What follows belongs to an exercise in optimizing a design on an open flow for small area and a short achievable clock period; a production flow would make more cautious choices. In this exercise RTL edits were held to simulation tests only and were not proved equivalent to the original. The series may have gaps, and a smaller design here may also do less where the tests do not look. Power is estimated from default activity; no workload was simulated.

--- flow/design.v: outline only ---
// module akkanat: 277 lines
// module m_mux2i: 3 lines
// module m_shift: 16 lines
// module mac_s1: 289 lines
// module mac_s2: 115 lines
// module m_fa: 4 lines
// module m_ha: 4 lines
// module m_r8: 7 lines
// module m_ppb: 5 lines
// module m_xor2: 3 lines
// module m_add33: 21 lines
// module m_add32: 3 lines
// module dec5: 6 lines
// module m_ao4: 3 lines
// module m_nand2: 3 lines
// module m_nor2: 3 lines
// module m_inv: 3 lines
// module rdport: 21 lines
// module m_aoi222: 3 lines
// module m_nand3: 3 lines
// module m_a21o: 3 lines
// module m_opsel: 3 lines
module akkanat (
    input  wire          clk_i,
    input  wire          rst_i,
    input  wire [31:0]   inst_i,
    input  wire [31:0]   data_mem_rdata_i,
    output wire [31:0]   pc_o,
    output wire [31:0]   data_mem_addr_o,
    output wire [31:0]   data_mem_wdata_o,
    output wire          data_mem_we_o,
    output wire [1023:0] regs_o,
    output wire [1:0]    cur_stage_o
);
  // ...
==> flow/flow/run.sh <==
#!/bin/bash
# The standard layout (standard.sh: ORFS with the standard flow's config and synthesis), with
# these layout settings changed; the clock period and constraints are untouched:
#  - setup repair aims for a slack margin of MARGIN ns (flow/margin.txt), so that the
#    resizer also works on paths well inside the clock period;
#  - the resizer may swap cells of different footprints (MATCH_CELL_FOOTPRINT=0);
#  - port buffers are buf_1 cells;
#  - clock tree synthesis gets its arguments explicitly (the same as config.mk's CTS
#    settings give it) plus -dont_use_dummy_load, so it adds no dummy load cells.
# Every tool's output goes to ORFS's own logs under orfs/logs; make's output to standard.log.
set -uo pipefail
MARGIN=$(cat flow/margin.txt 2>/dev/null || echo 8)
bash standard.sh SETUP_SLACK_MARGIN=$MARGIN MATCH_CELL_FOOTPRINT=0 \
  "BUFFER_PORTS_ARGS=-buffer_cell sky130_fd_sc_hd__buf_1" \
  "CTS_ARGS=-sink_clustering_enable -repair_clock_nets -sink_clustering_size 40 -sink_clustering_max_diameter 60 -buf_list {sky130_fd_sc_hd__clkbuf_8 sky130_fd_sc_hd__clkbuf_16} -dont_use_dummy_load" \
  finish > standard.log 2>&1
==> flow/flow/margin.txt <==
8
==> flow/standard.sh <==
#!/bin/bash
# synth_recipe.tcl (not shown) runs the flow's synth.tcl, then flattens the netlist and writes it again
# the make line also repeats each setting of config.mk as NAME=value (left out here)
make -C /OpenROAD-flow-scripts/flow DESIGN_CONFIG=/design/flow/config.mk WORK_HOME=/design/flow/orfs CLKGATE_MAP_FILE= SYNTH_SCRIPT=/design/flow/synth_recipe.tcl "${@:-finish}"
==> flow/config.mk <==
export PLATFORM = sky130hd
export DESIGN_NAME = akkanat
export DESIGN_NICKNAME = akkanat
export VERILOG_FILES = /design/flow/design.v
export SDC_FILE = /design/flow/constraint.sdc
export NUM_CORES = 8
export LEC_CHECK = 0
export CAP_MARGIN = 20
export CORE_MARGIN = 2
export CORE_UTILIZATION = 50
export CTS_BUF_LIST = sky130_fd_sc_hd__clkbuf_8 sky130_fd_sc_hd__clkbuf_16
export CTS_CLUSTER_DIAMETER = 60
export CTS_CLUSTER_SIZE = 40
export PLACE_DENSITY = 0.6
export SLEW_MARGIN = 20
export SYNTH_HIERARCHICAL = 1
==> flow/constraint.sdc <==
create_clock -name core_clock -period 12.5 [get_ports {clk_i}]
set_input_delay 2.5000 -clock core_clock [delete_from_list [all_inputs] [get_ports {clk_i}]]
set_output_delay 2.5000 -clock core_clock [all_outputs]
set_load 0.01 [all_outputs]
run_1/port_nets.png
Scale: 1.5 px per micron.
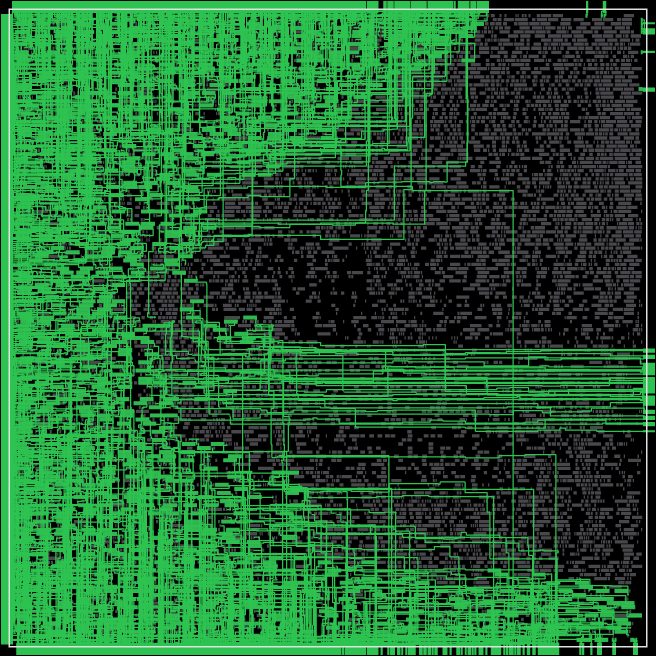
Key: green = regs_o [direction output, end cells 1024, buffers 992, wire 116 mm]

run_1/final_congestion.png
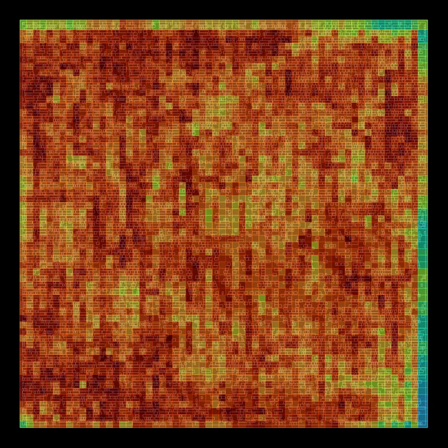
met2 track utilization from global routing: 0.752
met3 Usage GRT: 0.271
Final Util: 0.585
Total GRT Usage: 0.556
DR WL/cell: 39.6 microns

run_1/drive_strength.png
Scale: 1.5 px per micron.
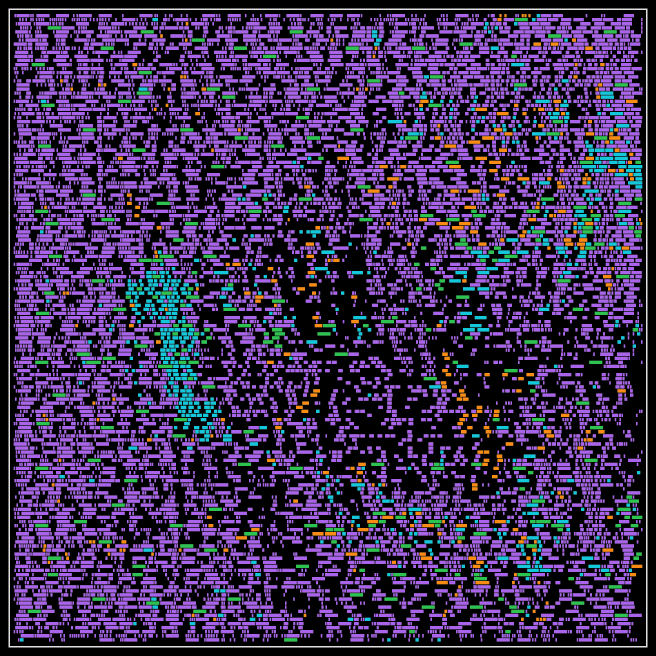
Key: cyan = drive 3 to 4 [cells 588, most used buf_4]; green = drive 6 and up [cells 257, most used clkbuf_16]; purple = drive 1 or less [cells 9656, most used nor2_1]; orange = drive 2 [cells 331, most used nor2_2]

run_1/wire_density.png
Scale: 1 px per micron. 21 x 21 tiles, from dark purple (low) to yellow (high), scaled to the fullest tile. Values are wire area over tile area, all layers added.
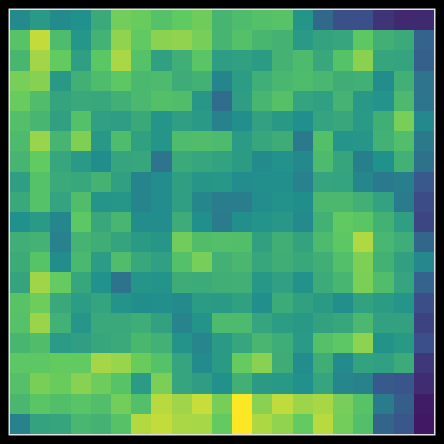
The mean over all tiles is 0.56. The fullest tile reaches 0.93. 80% of the tiles are over half the peak.

==> flow_results.xml, run 1 <==
<?xml version="1.0" encoding="UTF-8"?>
<metrics>
  <group name="sta">
    <metric name="clock_skew" unit="ns">0.0881</metric>
    <metric name="final.min_clock_period" unit="ns">4.67</metric>
    <metric name="timing_worst_slew_pin_value" unit="ns">1.29</metric>
    <metric name="finalSetupTns" unit="ns">0</metric>
    <metric name="setup-violations-final" unit="">0</metric>
    <metric name="hold_viol_final" unit="">0</metric>
    <metric name="timing.hold.ws" unit="ns">0.392</metric>
    <metric name="slew_viol_final" unit="">0</metric>
    <metric name="fin_crit_sh" unit="">0.374</metric>
    <metric name="fin_ws" unit="ns">7.83</metric>
    <metric name="max_freq" unit="GHz">0.214</metric>
    <metric name="timing.slew.headroom" unit="">0.141</metric>
    <metric name="unrepaired_setup_endpoints_after_global_routing" unit="">yes</metric>
  </group>
  <group name="floorplanning">
    <metric name="rows" unit="">154</metric>
    <metric name="tap_cells" unit="">2340</metric>
    <metric name="die_height" unit="microns">424</metric>
    <metric name="die_area" unit="sq mm">0.180</metric>
    <metric name="floorplan.core_area" unit="sq mm">0.176</metric>
    <metric name="die_outline_width" unit="microns">424</metric>
    <metric name="start_util" unit="">0.502</metric>
    <metric name="boundaryPins" unit="">1189</metric>
  </group>
  <group name="layout">
    <metric name="layout.area.top_class" unit="">multi-input gates</metric>
    <metric name="post_route_cells_drive_above_1_share" unit="">0.109</metric>
    <metric name="multiInputGateArea" unit="sq mm">0.0512</metric>
    <metric name="design.final.nets" unit="">11300</metric>
    <metric name="synthToLayoutAreaGrowth" unit="%">16.6</metric>
    <metric name="flip_flop_count_of_the_largest_register_after_layout" unit="">992</metric>
    <metric name="final_cell_mix" unit="">sky130_fd_sc_hd__nor2_1, sky130_fd_sc_hd__buf_1, sky130_fd_sc_hd__nand2_1</metric>
    <metric name="clockNetworkAreaShare" unit="">0.0341</metric>
    <metric name="seq_share" unit="">0.346</metric>
    <metric name="n_all_inverters" unit="">248</metric>
    <metric name="multi_input_area_share" unit="">0.498</metric>
    <metric name="n_sequential_cell" unit="">1506</metric>
    <metric name="multiInputCombCellCount" unit="">7339</metric>
    <metric name="nonClockBufferCount" unit="">1599</metric>
    <metric name="fillers" unit="">15900</metric>
    <metric name="final-nonclk-buf-share" unit="">0.0833</metric>
    <metric name="antennaDiodeCount" unit="">23</metric>
    <metric name="layout.cells.most_common" unit="">sky130_fd_sc_hd__nor2_1</metric>
    <metric name="seqCellArea" unit="sq mm">0.0356</metric>
    <metric name="clockBufferCount" unit="">140</metric>
  </group>
  <group name="clocking">
    <metric name="worst_skew_pair.late_latency" unit="ns">0.86</metric>
    <metric name="post-cts-setup-buffer-count" unit="">56</metric>
    <metric name="cts_tree" unit="">built</metric>
    <metric name="post_cts_hold_buffer_count" unit="">0</metric>
    <metric name="numCtsBuffers" unit="">140</metric>
    <metric name="root_buffer_cell" unit="">sky130_fd_sc_hd__clkbuf_16</metric>
    <metric name="ctsResizeCount" unit="">247</metric>
    <metric name="htree_num_levels" unit="">4</metric>
    <metric name="worst_setup_hold_path_clk_slew" unit="ns">0.07</metric>
    <metric name="buffer_depth_of_the_longest_clock_path" unit="">3</metric>
    <metric name="clkSinkCount" unit="">1506</metric>
  </group>
  <group name="pwr">
    <metric name="cell_internal_pwr" unit="W">0.0162</metric>
    <metric name="worst_ir_drop_vdd" unit="mV">0.478</metric>
    <metric name="power_top_consumer" unit="">combinational cells</metric>
    <metric name="pg_seq" unit="W">0.00880</metric>
    <metric name="power.leakage" unit="nW">45.4</metric>
    <metric name="seq_power_share" unit="">0.249</metric>
    <metric name="net-switching-power" unit="W">0.0192</metric>
    <metric name="clockPowerShare" unit="">0.109</metric>
    <metric name="pwr-share-comb" unit="">0.642</metric>
    <metric name="powerClk" unit="W">0.00387</metric>
    <metric name="power_combinational" unit="W">0.0227</metric>
    <metric name="power-per-cell-area" unit="mW/mm^2">344</metric>
    <metric name="power.total" unit="W">0.0354</metric>
    <metric name="netSwitchingFraction" unit="">0.543</metric>
  </group>
  <group name="worst_setup_path">
    <metric name="crit_path_top_delay_cell" unit="">sky130_fd_sc_hd__a222oi_1</metric>
    <metric name="crit_required" unit="ns">13.01</metric>
    <metric name="crit_family" unit="">simple AND/OR/NAND/NOR gates</metric>
    <metric name="cell_count_of_the_worst_reg_to_reg_path" unit="">12</metric>
    <metric name="start_kind" unit="">primary input</metric>
    <metric name="longest_individual_stage_delay_on_the_worst_path" unit="ns">0.46</metric>
    <metric name="path_buf_inv" unit="">2</metric>
    <metric name="crit_path_cell_chain" unit="">clkbuf_2 -&gt; nand2_1 -&gt; o21ai_4 -&gt; nand2b_4 -&gt; nor2_4 -&gt; buf_4 -&gt; a222oi_1 -&gt; nand2_1 -&gt; nor2_1 -&gt; nand3_1</metric>
    <metric name="timing.critical_path.to_type" unit="">flip-flop</metric>
    <metric name="worst-endpoint-arrival" unit="ns">5.18</metric>
    <metric name="criticalPathCategory" unit="">in -&gt; reg</metric>
    <metric name="timing.critical_path.fanout_max" unit="">32</metric>
    <metric name="cp_common_cell" unit="">sky130_fd_sc_hd__nand2_1</metric>
    <metric name="cp.depth" unit="">10</metric>
    <metric name="setup.reg_to_reg.worst_slack" unit="ns">7.88</metric>
  </group>
  <group name="routing">
    <metric name="ant_nets" unit="">0</metric>
    <metric name="drtPass1Iterations" unit="">20</metric>
    <metric name="via_to_cell_ratio" unit="">7.28</metric>
    <metric name="wl" unit="microns">523000</metric>
    <metric name="drt_iter0_drc" unit="">22400</metric>
    <metric name="via_count_of_the_routed_design" unit="">96000</metric>
    <metric name="drc" unit="">0</metric>
  </group>
  <group name="placement">
    <metric name="port_buffers" unit="">1154</metric>
    <metric name="placement.setup.worst_slack" unit="ns">5.99</metric>
    <metric name="finalWeightedCongestion" unit="">1.10</metric>
    <metric name="post_dp_hpwl" unit="microns">379000</metric>
  </group>
  <group name="global_route">
    <metric name="vias_in_the_first_global_route" unit="">86500</metric>
    <metric name="grt_overflow_total" unit="">0</metric>
    <metric name="pin_count_of_the_biggest_net_entering_global_routing" unit="">173</metric>
    <metric name="grt_first_pass_wirelength" unit="microns">704000</metric>
    <metric name="grt_antenna_before_repair" unit="">30</metric>
  </group>
  <group name="synthesis">
    <metric name="synthesis.instances" unit="">9732</metric>
    <metric name="avgSynthCellArea" unit="sq um">9.06</metric>
    <metric name="post_synthesis_cell_area" unit="sq mm">0.0882</metric>
    <metric name="ys_warns" unit="">8</metric>
  </group>
  <group name="worst_hold_path">
    <metric name="hp-class" unit="">reg -&gt; reg</metric>
    <metric name="holdPathStages" unit="">0</metric>
  </group>
  <group name="job">
    <metric name="max_cap_viol_count" unit="">0</metric>
  </group>
  <group name="status">
    <metric name="run_status" unit="">finished clean</metric>
  </group>
</metrics>
==> run 1: worst reg2reg max path, stage by stage (launching register included) <==
cell and delay, ns:
sky130_fd_sc_hd__dfrtp_1 0.46, sky130_fd_sc_hd__inv_1 0.14, sky130_fd_sc_hd__ha_2 0.17, sky130_fd_sc_hd__buf_4 0.51, sky130_fd_sc_hd__mux2i_1 0.96, sky130_fd_sc_hd__xnor2_1 0.20, sky130_fd_sc_hd__nor4_1 0.09, sky130_fd_sc_hd__nand2_1 0.08
sky130_fd_sc_hd__nand4_1 0.15, sky130_fd_sc_hd__a2111oi_0 0.42, sky130_fd_sc_hd__nand3_1 0.49, sky130_fd_sc_hd__o31a_1 0.53, sky130_fd_sc_hd__a2111o_1 0.31
==> run 1: stage by stage <==
step	util	instances	area, sq um
final	0.585	13200	103000
after global routing	0.585	13200	103000
after CTS	0.574	13100	101000
after detailed placement	0.545	12900	95900
after global placement	0.545	12900	95800
after floorplan	-	9800	88800
==> run 1: per-layer routing <==
layer / share of wire / up-vias / global-route usage
li1: - / 37800 / -
met1: 0.33 / 46300 / 0.668
met2: 0.39 / 9345 / 0.752
met3: 0.17 / 2553 / 0.271
met4: 0.11 / 24 / 0.434
met5: 0.00093 / - / 0.0124
## Run 2: what changed since run 1
--- a/flow/design.v
+++ b/flow/design.v
@@ -93,2 +93,3 @@
     reg d_sub, d_wr, d_auipc;
+    reg d_shl, d_shr, d_sra;    
     reg cin_q;            
@@ -99,2 +100,5 @@
         d_jal  <= i_jal;
+        d_shl  <= ~if3[2];
+        d_shr  <= if3[2];
+        d_sra  <= inst_i[30];
         d_jalr <= i_jalr;
@@ -143,4 +147,4 @@
     wire [31:0] sh_r, sh_l;
-    m_shift u_sh (.a(ra), .sh(opx[4:0]), .left(~f3[2]), .arith(ir[30]), .o(sh_r), .ol(sh_l));
-    wire [31:0] sh_out = f3[2] ? sh_r : sh_l;
+    m_shift u_sh (.a(ra), .sh(opx[4:0]), .left(d_shl), .arith(d_sra), .o(sh_r), .ol(sh_l));
+    wire [31:0] sh_out = d_shr ? sh_r : sh_l;
     wire [19:0] win = is_d ? ra[19:0] : ra[31:12];
@@ -225,4 +229,2 @@
     wire ws_srt  = (is_d | is_e) & d_srt;
-    wire ws_ra   = ws_srt & (lt ^ is_e);              
-    wire ws_rb   = (ws_srt & ~(lt ^ is_e)) | (is_e & d_st);
     wire ws_rd   = is_d & ~d_srt;                     
@@ -230,4 +232,15 @@
     wire ws_hold = ~((is_d | is_e) & d_srt) & ~ws_rd & ~(is_e & d_st) & ~ws_mac;
-    wire [31:0] wd_n = ({32{ws_ra}} & ra) | ({32{ws_rb}} & rb) | ({32{ws_rd}} & data_mem_rdata_i)
-                     | ({32{ws_mac}} & mac_out) | ({32{ws_hold}} & wd_q);
+    wire ws_st = is_e & d_st;
+    wire [31:0] wd_o = ({32{ws_st}} & rb) | ({32{ws_rd}} & data_mem_rdata_i) | ({32{ws_hold}} & wd_q);
+    wire [31:0] wd_t1 = ws_srt ? ra : wd_o;
+    wire [31:0] wd_t0 = ws_srt ? rb : wd_o;
+    wire lt_x = lt ^ is_e;                            
+    wire [31:0] wd_n;
+    generate
+        for (gb = 0; gb < 32; gb = gb + 1) begin : wn
+            wire m;
+            m_mux2 u_m (.a(wd_t0[gb]), .b(wd_t1[gb]), .s(lt_x), .y(m));
+            m_a21o u_a (.a1(ws_mac), .a2(mac_out[gb]), .b1(m), .x(wd_n[gb]));
+        end
+    endgenerate
     always @(posedge clk_i or posedge rst_i) begin
@@ -798 +811,4 @@
 endmodule
+module m_mux2(input a, input b, input s, output y);
+  assign y = s ? b : a;
+endmodule
--- a/flow/flow/run.sh
+++ b/flow/flow/run.sh
@@ -14,3 +14,3 @@
   "BUFFER_PORTS_ARGS=-buffer_cell sky130_fd_sc_hd__buf_1" \
-  "CTS_ARGS=-sink_clustering_enable -repair_clock_nets -sink_clustering_size 40 -sink_clustering_max_diameter 60 -buf_list {sky130_fd_sc_hd__clkbuf_8 sky130_fd_sc_hd__clkbuf_16} -dont_use_dummy_load" \
+  "CTS_ARGS=-sink_clustering_enable -repair_clock_nets -sink_clustering_size 30 -sink_clustering_max_diameter 60 -buf_list {sky130_fd_sc_hd__clkbuf_8 sky130_fd_sc_hd__clkbuf_16} -dont_use_dummy_load" \
   finish > standard.log 2>&1
--- a/flow/config.mk
+++ b/flow/config.mk
@@ -12,3 +12,3 @@
 export CTS_CLUSTER_DIAMETER = 60
-export CTS_CLUSTER_SIZE = 40
+export CTS_CLUSTER_SIZE = 30
 export PLACE_DENSITY = 0.6
run_2/final_congestion.png
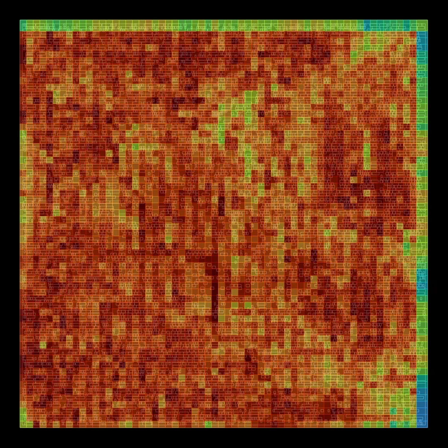
DR WL/cell: 39.9 microns
Final Util: 0.583
met3 Usage GRT: 0.244
met1 capacity usage during global routing: 0.667
met2 track utilization from global routing: 0.746

run_2/drive_strength.png
Scale: 1.5 px per micron.
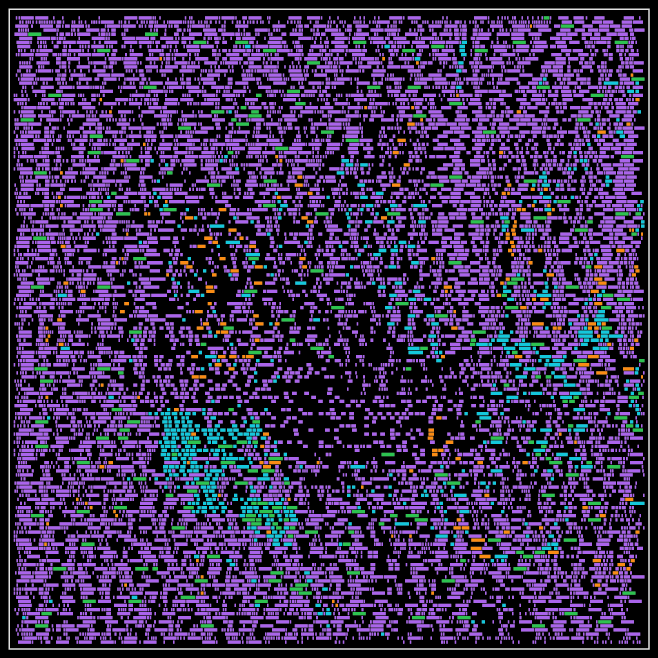
Key: green = drive 6 and up [cells 226, most used clkbuf_16]; orange = drive 2 [cells 224, most used nor2_2]; cyan = drive 3 to 4 [cells 615, most used buf_4]; purple = drive 1 or less [cells 9841, most used nor2_1]

==> flow_results.xml, run 2 <==
<?xml version="1.0" encoding="UTF-8"?>
<metrics>
  <group name="routing">
    <metric name="drt_iter0_drc" unit="">22600</metric>
    <metric name="ant_nets" unit="">0</metric>
    <metric name="via_to_cell_ratio" unit="">7.25</metric>
    <metric name="via_count_of_the_routed_design" unit="">96200</metric>
    <metric name="drc" unit="">0</metric>
    <metric name="wl" unit="microns">529000</metric>
  </group>
  <group name="synthesis">
    <metric name="post_synthesis_cell_area" unit="sq mm">0.0888</metric>
    <metric name="ys_warns" unit="">8</metric>
    <metric name="synthesis.instances" unit="">9823</metric>
    <metric name="avgSynthCellArea" unit="sq um">9.04</metric>
  </group>
  <group name="layout">
    <metric name="flip_flop_count_of_the_largest_register_after_layout" unit="">992</metric>
    <metric name="design.final.nets" unit="">11400</metric>
    <metric name="synthToLayoutAreaGrowth" unit="%">15.7</metric>
    <metric name="post_route_cells_drive_above_1_share" unit="">0.0977</metric>
  </group>
  <group name="worst_setup_path">
    <metric name="worst-endpoint-arrival" unit="ns">5.36</metric>
    <metric name="path_buf_inv" unit="">2</metric>
    <metric name="cell_count_of_the_worst_reg_to_reg_path" unit="">11</metric>
    <metric name="crit_path_top_delay_cell" unit="">sky130_fd_sc_hd__a222oi_1</metric>
    <metric name="crit_family" unit="">simple AND/OR/NAND/NOR gates</metric>
    <metric name="crit_path_cell_chain" unit="">buf_4 -&gt; or2_4 -&gt; nor2_4 -&gt; buf_4 -&gt; a222oi_1 -&gt; nand2_1 -&gt; nor2_4 -&gt; nand3_1 -&gt; xnor2_1 -&gt; a21oi_1</metric>
    <metric name="crit_required" unit="ns">13.14</metric>
    <metric name="start_kind" unit="">primary input</metric>
    <metric name="criticalPathCategory" unit="">in -&gt; reg</metric>
    <metric name="cp.depth" unit="">10</metric>
    <metric name="timing.critical_path.to_type" unit="">flip-flop</metric>
    <metric name="setup.reg_to_reg.worst_slack" unit="ns">7.86</metric>
  </group>
  <group name="floorplanning">
    <metric name="die_outline_width" unit="microns">426</metric>
    <metric name="die_area" unit="sq mm">0.181</metric>
    <metric name="rows" unit="">154</metric>
    <metric name="floorplan.core_area" unit="sq mm">0.176</metric>
    <metric name="start_util" unit="">0.504</metric>
  </group>
  <group name="sta">
    <metric name="clock_skew" unit="ns">0.111</metric>
    <metric name="finalSetupTns" unit="ns">0</metric>
    <metric name="slew_viol_final" unit="">0</metric>
    <metric name="setup-violations-final" unit="">0</metric>
    <metric name="fin_ws" unit="ns">7.78</metric>
    <metric name="timing_worst_slew_pin_value" unit="ns">1.36</metric>
    <metric name="fin_crit_sh" unit="">0.378</metric>
    <metric name="final.min_clock_period" unit="ns">4.72</metric>
    <metric name="unrepaired_setup_endpoints_after_global_routing" unit="">no</metric>
    <metric name="max_freq" unit="GHz">0.212</metric>
    <metric name="timing.slew.headroom" unit="">0.0875</metric>
    <metric name="hold_viol_final" unit="">0</metric>
  </group>
  <group name="pwr">
    <metric name="clockPowerShare" unit="">0.106</metric>
    <metric name="power.leakage" unit="nW">45.6</metric>
    <metric name="netSwitchingFraction" unit="">0.549</metric>
    <metric name="seq_power_share" unit="">0.254</metric>
    <metric name="net-switching-power" unit="W">0.0194</metric>
    <metric name="worst_ir_drop_vdd" unit="mV">0.728</metric>
    <metric name="cell_internal_pwr" unit="W">0.0159</metric>
    <metric name="powerClk" unit="W">0.00375</metric>
    <metric name="pwr-share-comb" unit="">0.640</metric>
    <metric name="pg_seq" unit="W">0.00898</metric>
    <metric name="power.total" unit="W">0.0353</metric>
    <metric name="power_top_consumer" unit="">combinational cells</metric>
    <metric name="power-per-cell-area" unit="mW/mm^2">343</metric>
  </group>
  <group name="clocking">
    <metric name="worst_skew_pair.late_latency" unit="ns">0.87</metric>
    <metric name="buffer_depth_of_the_longest_clock_path" unit="">3</metric>
    <metric name="clkSinkCount" unit="">1507</metric>
    <metric name="numCtsBuffers" unit="">133</metric>
    <metric name="root_buffer_cell" unit="">sky130_fd_sc_hd__clkbuf_16</metric>
  </group>
  <group name="placement">
    <metric name="placement.setup.worst_slack" unit="ns">6.01</metric>
    <metric name="port_buffers" unit="">1154</metric>
    <metric name="post_dp_hpwl" unit="microns">383000</metric>
    <metric name="finalWeightedCongestion" unit="">1.11</metric>
  </group>
  <group name="worst_hold_path">
    <metric name="holdPathStages" unit="">0</metric>
    <metric name="hp-class" unit="">reg -&gt; reg</metric>
  </group>
  <group name="job">
    <metric name="max_cap_viol_count" unit="">0</metric>
  </group>
  <group name="global_route">
    <metric name="vias_in_the_first_global_route" unit="">88100</metric>
    <metric name="grt_antenna_before_repair" unit="">34</metric>
    <metric name="grt_first_pass_wirelength" unit="microns">710000</metric>
    <metric name="pin_count_of_the_biggest_net_entering_global_routing" unit="">163</metric>
    <metric name="grt_overflow_total" unit="">0</metric>
    <metric name="grtUsageTotal" unit="">0.559</metric>
  </group>
  <group name="status">
    <metric name="run_status" unit="">finished clean</metric>
  </group>
</metrics>
==> run 2: per-stage QoR <==
step	instances	cell area, sq um
5_1_grt	13300	103000
2_1_floorplan	9891	89400
3_3_place_gp	13000	96400
6_report	13300	103000
4_1_cts	13200	101000
3_5_place_dp	13000	96400
==> run 2: area by class of cell <==
class / count / area (sq um)
fillers: 16000 / 73500
clock buffers: 133 / 3330
inverters: 276 / 1040
diodes: 21 / 52.6
well taps: 2340 / 2930
repair buffers: 1579 / 8320
flip-flops and latches: 1507 / 35700
multi-input cells: 7411 / 51500
==> run 2: timing repair <==
| item | CTS | global route |
|---|---|---|
| cloned | 12 | 8 |
| gates resized for setup | 230 | 184 |
| buffers inserted | 81 | 55 |
| hold buffers | 0 | 0 |
| setup endpoints to repair | 1304 | 463 |
| pin swaps | 41 | 53 |
==> run 2: per-layer routing <==
metal,part of all wire,global-route usage
met5,0.00069,0.000265
met4,0.12,0.523
met3,0.17,0.244
met2,0.38,0.746
met1,0.33,0.667
## Run 3: what changed since run 2
--- a/flow/design.v
+++ b/flow/design.v
@@ -90,9 +90,6 @@
     wire [31:0] imm_s_in = {{20{inst_i[31]}}, inst_i[31:25], inst_i[11:7]};
-    wire [31:0] i_immx = (i_st ? imm_s_in : imm_i_in) ^ {32{i_sub}};
     reg d_jal, d_jalr, d_bra, d_br, d_st, d_ld, d_mem, d_abs, d_srt, d_ldm, d_mac;
     reg d_sub, d_wr, d_auipc;
-    reg d_shl, d_shr, d_sra;    
     reg cin_q;            
     reg [31:0] opx;
-    wire [31:0] opx_n;
     reg r_sum, r_sh, r_slt, r_sltu, r_log, r_imu, r_pc, r_absd, r_selp, r_avg, r_movu, r_srch;
@@ -100,5 +97,2 @@
         d_jal  <= i_jal;
-        d_shl  <= ~if3[2];
-        d_shr  <= if3[2];
-        d_sra  <= inst_i[30];
         d_jalr <= i_jalr;
@@ -116,3 +110,3 @@
         cin_q  <= is_f ? (i_sub & ~i_abs) : d_sub;
-        opx    <= opx_n;
+        opx    <= (i_useb ? p2 : (i_st ? imm_s_in : imm_i_in)) ^ {32{i_sub}};
         d_wr   <= ~(i_st | i_br | i_c2 | i_srt) & (inst_i[11:7] != 5'd0);
@@ -147,4 +141,4 @@
     wire [31:0] sh_r, sh_l;
-    m_shift u_sh (.a(ra), .sh(opx[4:0]), .left(d_shl), .arith(d_sra), .o(sh_r), .ol(sh_l));
-    wire [31:0] sh_out = d_shr ? sh_r : sh_l;
+    m_shift u_sh (.a(ra), .sh(opx[4:0]), .left(~f3[2]), .arith(ir[30]), .o(sh_r), .ol(sh_l));
+    wire [31:0] sh_out = f3[2] ? sh_r : sh_l;
     wire [19:0] win = is_d ? ra[19:0] : ra[31:12];
@@ -218,13 +212,7 @@
     wire as_madd = ~(as_imm_in | as_p1 | as_sum | as_imms | as_hold);
-    wire [31:0] addr_o = ({32{as_imm_in}} & imm_s_in) | ({32{as_sum}} & sum)
+    wire [31:0] addr_n = ({32{as_imm_in}} & imm_s_in) | ({32{as_p1}} & p1) | ({32{as_sum}} & sum)
                        | ({32{as_imms}} & imm_s) | ({32{as_hold}} & addr_q) | ({32{as_madd}} & madd);
-    wire [31:0] addr_n;
-    genvar gb;
-    generate
-        for (gb = 0; gb < 32; gb = gb + 1) begin : an
-            m_a21o u_a (.a1(as_p1), .a2(p1[gb]), .b1(addr_o[gb]), .x(addr_n[gb]));
-            m_opsel u_o (.p(p2[gb]), .useb(i_useb), .sub(i_sub), .immx(i_immx[gb]), .y(opx_n[gb]));
-        end
-    endgenerate
     wire ws_srt  = (is_d | is_e) & d_srt;
+    wire ws_ra   = ws_srt & (lt ^ is_e);              
+    wire ws_rb   = (ws_srt & ~(lt ^ is_e)) | (is_e & d_st);
     wire ws_rd   = is_d & ~d_srt;                     
@@ -232,15 +220,4 @@
     wire ws_hold = ~((is_d | is_e) & d_srt) & ~ws_rd & ~(is_e & d_st) & ~ws_mac;
-    wire ws_st = is_e & d_st;
-    wire [31:0] wd_o = ({32{ws_st}} & rb) | ({32{ws_rd}} & data_mem_rdata_i) | ({32{ws_hold}} & wd_q);
-    wire [31:0] wd_t1 = ws_srt ? ra : wd_o;
-    wire [31:0] wd_t0 = ws_srt ? rb : wd_o;
-    wire lt_x = lt ^ is_e;                            
-    wire [31:0] wd_n;
-    generate
-        for (gb = 0; gb < 32; gb = gb + 1) begin : wn
-            wire m;
-            m_mux2 u_m (.a(wd_t0[gb]), .b(wd_t1[gb]), .s(lt_x), .y(m));
-            m_a21o u_a (.a1(ws_mac), .a2(mac_out[gb]), .b1(m), .x(wd_n[gb]));
-        end
-    endgenerate
+    wire [31:0] wd_n = ({32{ws_ra}} & ra) | ({32{ws_rb}} & rb) | ({32{ws_rd}} & data_mem_rdata_i)
+                     | ({32{ws_mac}} & mac_out) | ({32{ws_hold}} & wd_q);
     always @(posedge clk_i or posedge rst_i) begin
@@ -805,10 +782 @@
 endmodule
-module m_a21o(input a1, input a2, input b1, output x);
-  assign x = (a1 & a2) | b1;
-endmodule
-module m_opsel(input p, input useb, input sub, input immx, output y);
-  assign y = useb ? (p ^ sub) : immx;
-endmodule
-module m_mux2(input a, input b, input s, output y);
-  assign y = s ? b : a;
-endmodule
==> flow/flow/run.sh (replaced) <==
#!/bin/bash
# The standard layout (standard.sh: ORFS with the standard flow's config and synthesis), with
# these layout settings changed; the clock period and constraints are untouched:
#  - setup repair aims for a slack margin (flow/margin.txt: one value up to and including
#    clock tree synthesis, a second one for the repair after global routing, which
#    makes up for the slack that detailed routing usually takes away), so that the
#    resizer also works on paths well inside the clock period;
#  - the resizer may swap cells of different footprints (MATCH_CELL_FOOTPRINT=0);
#  - port buffers are buf_1 cells;
#  - clock tree synthesis gets its arguments explicitly (the same as config.mk's CTS
#    settings give it) plus -dont_use_dummy_load, so it adds no dummy load cells.
# Every tool's output goes to ORFS's own logs under orfs/logs; make's output to
# standard_cts.log and standard.log.
set -uo pipefail
read -r M1 M2 < flow/margin.txt
M2=${M2:-$M1}
ARGS=(MATCH_CELL_FOOTPRINT=0
  "BUFFER_PORTS_ARGS=-buffer_cell sky130_fd_sc_hd__buf_1"
  "CTS_ARGS=-sink_clustering_enable -repair_clock_nets -sink_clustering_size 30 -sink_clustering_max_diameter 60 -buf_list {sky130_fd_sc_hd__clkbuf_8 sky130_fd_sc_hd__clkbuf_16} -dont_use_dummy_load")
bash standard.sh SETUP_SLACK_MARGIN=$M1 "${ARGS[@]}" cts > standard_cts.log 2>&1
bash standard.sh SETUP_SLACK_MARGIN=$M2 "${ARGS[@]}" finish > standard.log 2>&1
==> flow/flow/margin.txt (replaced) <==
8 8.3
run_3/port_nets.png
Scale: 1.5 px per micron.
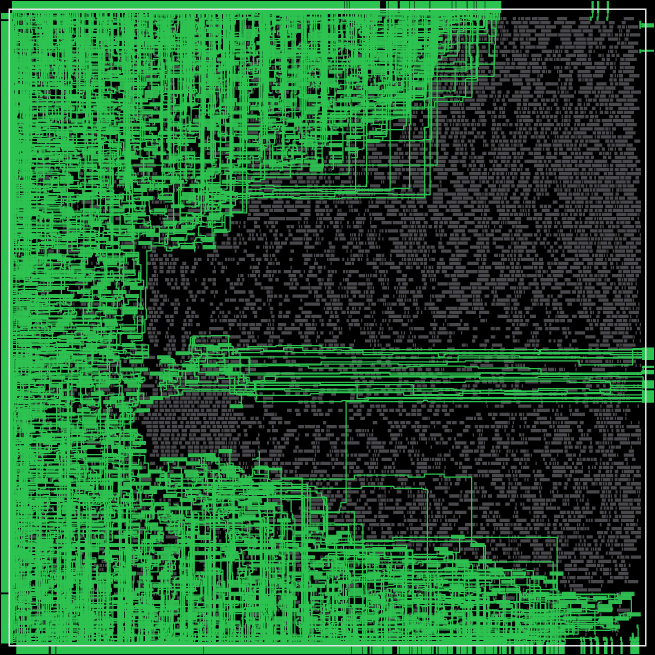
Key: green = regs_o [direction output, end cells 1024, buffers 992, wire 110 mm]

run_3/final_congestion.png
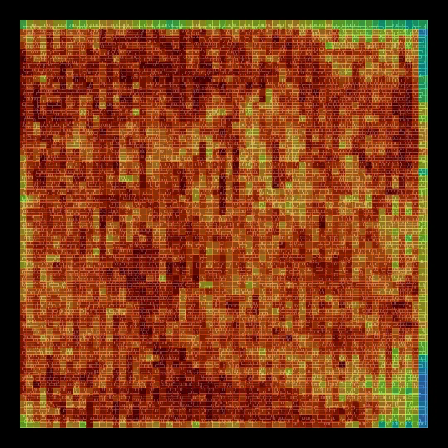
DR WL/cell: 40.4 microns
Total GRT Usage: 0.555
GR peak layer: met2

==> flow_results.xml, run 3 <==
<?xml version="1.0" encoding="UTF-8"?>
<metrics>
  <group name="sta">
    <metric name="timing.slew.headroom" unit="">0.101</metric>
    <metric name="slew_viol_final" unit="">0</metric>
    <metric name="unrepaired_setup_endpoints_after_global_routing" unit="">yes</metric>
    <metric name="fin_crit_sh" unit="">0.367</metric>
    <metric name="fin_ws" unit="ns">7.91</metric>
    <metric name="hold_viol_final" unit="">0</metric>
    <metric name="final.min_clock_period" unit="ns">4.59</metric>
    <metric name="setup-violations-final" unit="">0</metric>
    <metric name="max_freq" unit="GHz">0.218</metric>
    <metric name="clock_skew" unit="ns">0.0997</metric>
    <metric name="timing_worst_slew_pin_value" unit="ns">1.35</metric>
  </group>
  <group name="global_route">
    <metric name="met2_usage" unit="">0.749</metric>
    <metric name="gr-usage-met1" unit="">0.658</metric>
    <metric name="grt_antenna_before_repair" unit="">27</metric>
    <metric name="grt_first_pass_wirelength" unit="microns">701000</metric>
    <metric name="pin_count_of_the_biggest_net_entering_global_routing" unit="">154</metric>
    <metric name="vias_in_the_first_global_route" unit="">86600</metric>
    <metric name="globalRouteMet3Util" unit="">0.279</metric>
    <metric name="grt_overflow_total" unit="">0</metric>
  </group>
  <group name="worst_setup_path">
    <metric name="start_kind" unit="">flip-flop</metric>
    <metric name="crit_path_cell_chain" unit="">ha_1 -&gt; fa_1 -&gt; fa_1 -&gt; ha_4 -&gt; nand3_2 -&gt; nor2_2 -&gt; a21oi_4 -&gt; a21o_4 -&gt; a211o_1 -&gt; and3b_1 -&gt; xnor2_1 -&gt; a222oi_1 -&gt; nand3_1</metric>
    <metric name="path_buf_inv" unit="">0</metric>
    <metric name="crit_required" unit="ns">13.16</metric>
    <metric name="cell_count_of_the_worst_reg_to_reg_path" unit="">13</metric>
    <metric name="crit_path_top_delay_cell" unit="">sky130_fd_sc_hd__a222oi_1</metric>
    <metric name="crit_family" unit="">adder cells</metric>
    <metric name="criticalPathCategory" unit="">reg -&gt; reg</metric>
    <metric name="worst-endpoint-arrival" unit="ns">5.25</metric>
    <metric name="timing.critical_path.to_type" unit="">flip-flop</metric>
    <metric name="cp.depth" unit="">13</metric>
    <metric name="setup.reg_to_reg.worst_slack" unit="ns">7.91</metric>
  </group>
  <group name="floorplanning">
    <metric name="boundaryPins" unit="">1189</metric>
    <metric name="start_util" unit="">0.505</metric>
    <metric name="rows" unit="">153</metric>
    <metric name="die_outline_width" unit="microns">423</metric>
    <metric name="floorplan.core_area" unit="sq mm">0.174</metric>
  </group>
  <group name="synthesis">
    <metric name="post_synthesis_cell_area" unit="sq mm">0.0879</metric>
    <metric name="ys_warns" unit="">8</metric>
    <metric name="avgSynthCellArea" unit="sq um">9.08</metric>
    <metric name="synthesis.instances" unit="">9676</metric>
  </group>
  <group name="job">
    <metric name="max_cap_viol_count" unit="">0</metric>
  </group>
  <group name="pwr">
    <metric name="power.leakage" unit="nW">47.6</metric>
    <metric name="worst_ir_drop_vdd" unit="mV">0.659</metric>
    <metric name="power-per-cell-area" unit="mW/mm^2">354</metric>
  </group>
  <group name="layout">
    <metric name="synthToLayoutAreaGrowth" unit="%">22.9</metric>
    <metric name="post_route_cells_drive_above_1_share" unit="">0.158</metric>
    <metric name="final_core_utilization" unit="">0.620</metric>
    <metric name="flip_flop_count_of_the_largest_register_after_layout" unit="">992</metric>
    <metric name="fillers" unit="">15100</metric>
    <metric name="design.final.nets" unit="">11500</metric>
  </group>
  <group name="routing">
    <metric name="via_count_of_the_routed_design" unit="">98400</metric>
    <metric name="wl" unit="microns">542000</metric>
    <metric name="drc" unit="">0</metric>
    <metric name="drt_iter0_drc" unit="">23200</metric>
    <metric name="dr_wl_met3" unit="microns">97200</metric>
    <metric name="ant_nets" unit="">0</metric>
    <metric name="via_to_cell_ratio" unit="">7.34</metric>
    <metric name="wl_met2" unit="microns">207000</metric>
    <metric name="m1WireLength" unit="microns">174000</metric>
    <metric name="route.top_layer_used" unit="">met5</metric>
  </group>
  <group name="placement">
    <metric name="placement.setup.worst_slack" unit="ns">5.80</metric>
    <metric name="finalWeightedCongestion" unit="">1.10</metric>
    <metric name="post_dp_hpwl" unit="microns">376000</metric>
    <metric name="port_buffers" unit="">1154</metric>
  </group>
  <group name="clocking">
    <metric name="numCtsBuffers" unit="">140</metric>
    <metric name="buffer_depth_of_the_longest_clock_path" unit="">3</metric>
    <metric name="clkSinkCount" unit="">1506</metric>
    <metric name="root_buffer_cell" unit="">sky130_fd_sc_hd__clkbuf_16</metric>
    <metric name="worst_skew_pair.late_latency" unit="ns">0.87</metric>
  </group>
  <group name="worst_hold_path">
    <metric name="hp-class" unit="">reg -&gt; reg</metric>
    <metric name="holdPathStages" unit="">2</metric>
  </group>
  <group name="status">
    <metric name="run_status" unit="">finished clean</metric>
  </group>
</metrics>
[run 3: power by group]
part           total (W)  switching (W)  internal (W)
sequential       0.00878        0.00225       0.00653
clock            0.00388        0.00192       0.00196
combinational     0.0256         0.0159       0.00969
total             0.0383         0.0201        0.0182
[run 3: cell type report]
cell class / instances / area, sq um / area share
diodes: 20 / 50.0 / 0.000463
clock buffers: 140 / 3500 / 0.0324
inverters: 251 / 957 / 0.00886
multi-input cells: 7277 / 52600 / 0.487
flip-flops and latches: 1506 / 35600 / 0.330
well taps: 2325 / 2910 / 0.0269
repair buffers: 1889 / 12400 / 0.115
repair inverters: 1 / 5.00 / 0.0000463
[run 3: repair_timing]
item	in CTS	in global routing
gates cloned	9	43
hold buffers	0	0
pin swaps	63	447
resized for setup	237	1006
buffers inserted	92	306
setup endpoints to repair	1069	1395
[run 3: per-stage QoR]
stage	total power (W)	TNS, ns	cells	instance area [sq um]	hold WS (ns)
after floorplan	0.0196	-4268.11	9744	88500	0.415
after global placement	0.0274	0	12800	95500	0.433
after detailed placement	0.0276	0	12800	95500	0.436
after CTS	0.0322	0	13000	101000	0.430
after global routing	0.0390	0	13400	108000	0.432
final	0.0383	0	13400	108000	0.463

==> screenshots <==
Cell classes on the final placement.
Scale: 1.5 px per micron. Fill, decap, tap and diode cells in grey.
Plate I
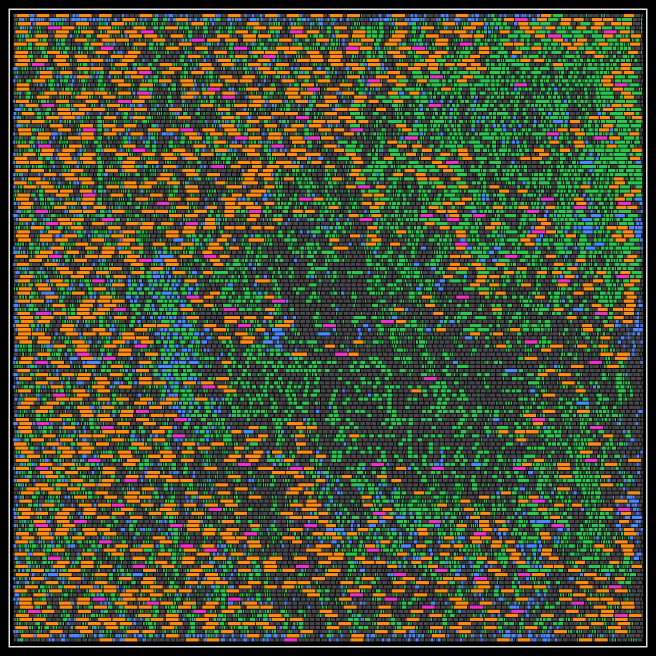
Plate II
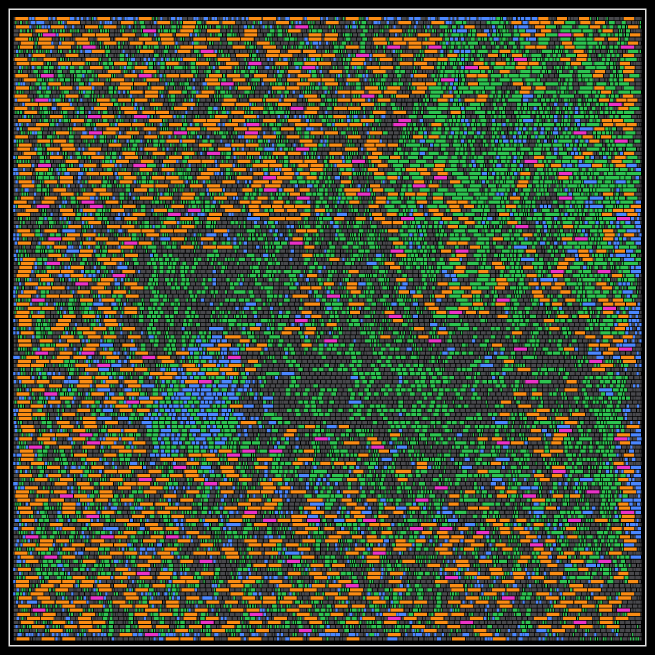
Plate III
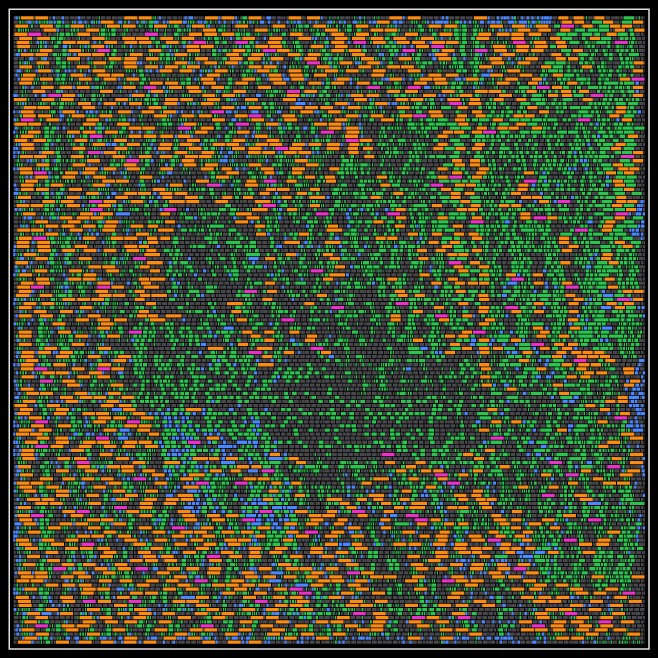
run 3: Plate II
run 2: Plate III
run 1: Plate I

Key to Plate I:
Key: orange = flip-flops [cells 1506]; green = all other logic [cells 7587]; magenta = cells driving clock nets [cells 140]; blue = other buffers and delay cells [cells 1599]

-- re-timing with driven ports --
Ports are ideal in the flow. The routed layouts listed here were re-timed in OpenROAD. Step 1, drivers: a clkbuf_16 drives clk_i and a buf_2 each remaining input, both assumed. Step 2 moves the port delays by t, midway between the first and last clock arrival at a register: inputs arrive t later, outputs are due t later. That takes back most of the time a late clock gives input paths. Slacks: no drivers / after step 1 / after step 2; pairs: no drivers / after step 1.
| run | shift t [ns] | slack for setup (ns) | hold slack, ns | worst register clock-pin slew, ns | worst slew at a driven data input, ns |
|---|---|---|---|---|---|
| run 1 | 0.930 | 7.826 / 7.796 / 6.865 | 0.392 / 0.392 / 0.392 | 0.10 / 0.10 | 0.14 |
| run 2 | 0.914 | 7.777 / 7.797 / 6.883 | 0.388 / 0.388 / 0.388 | 0.10 / 0.10 | 0.12 |
| run 3 | 0.923 | 7.909 / 7.909 / 7.030 | 0.463 / 0.463 / 0.463 | 0.09 / 0.09 | 0.18 |
After both steps every run listed still meets setup and hold. The setup slack of run 1, which loses most, moves by -0.030 ns with the drivers and by -0.961 ns with both steps.
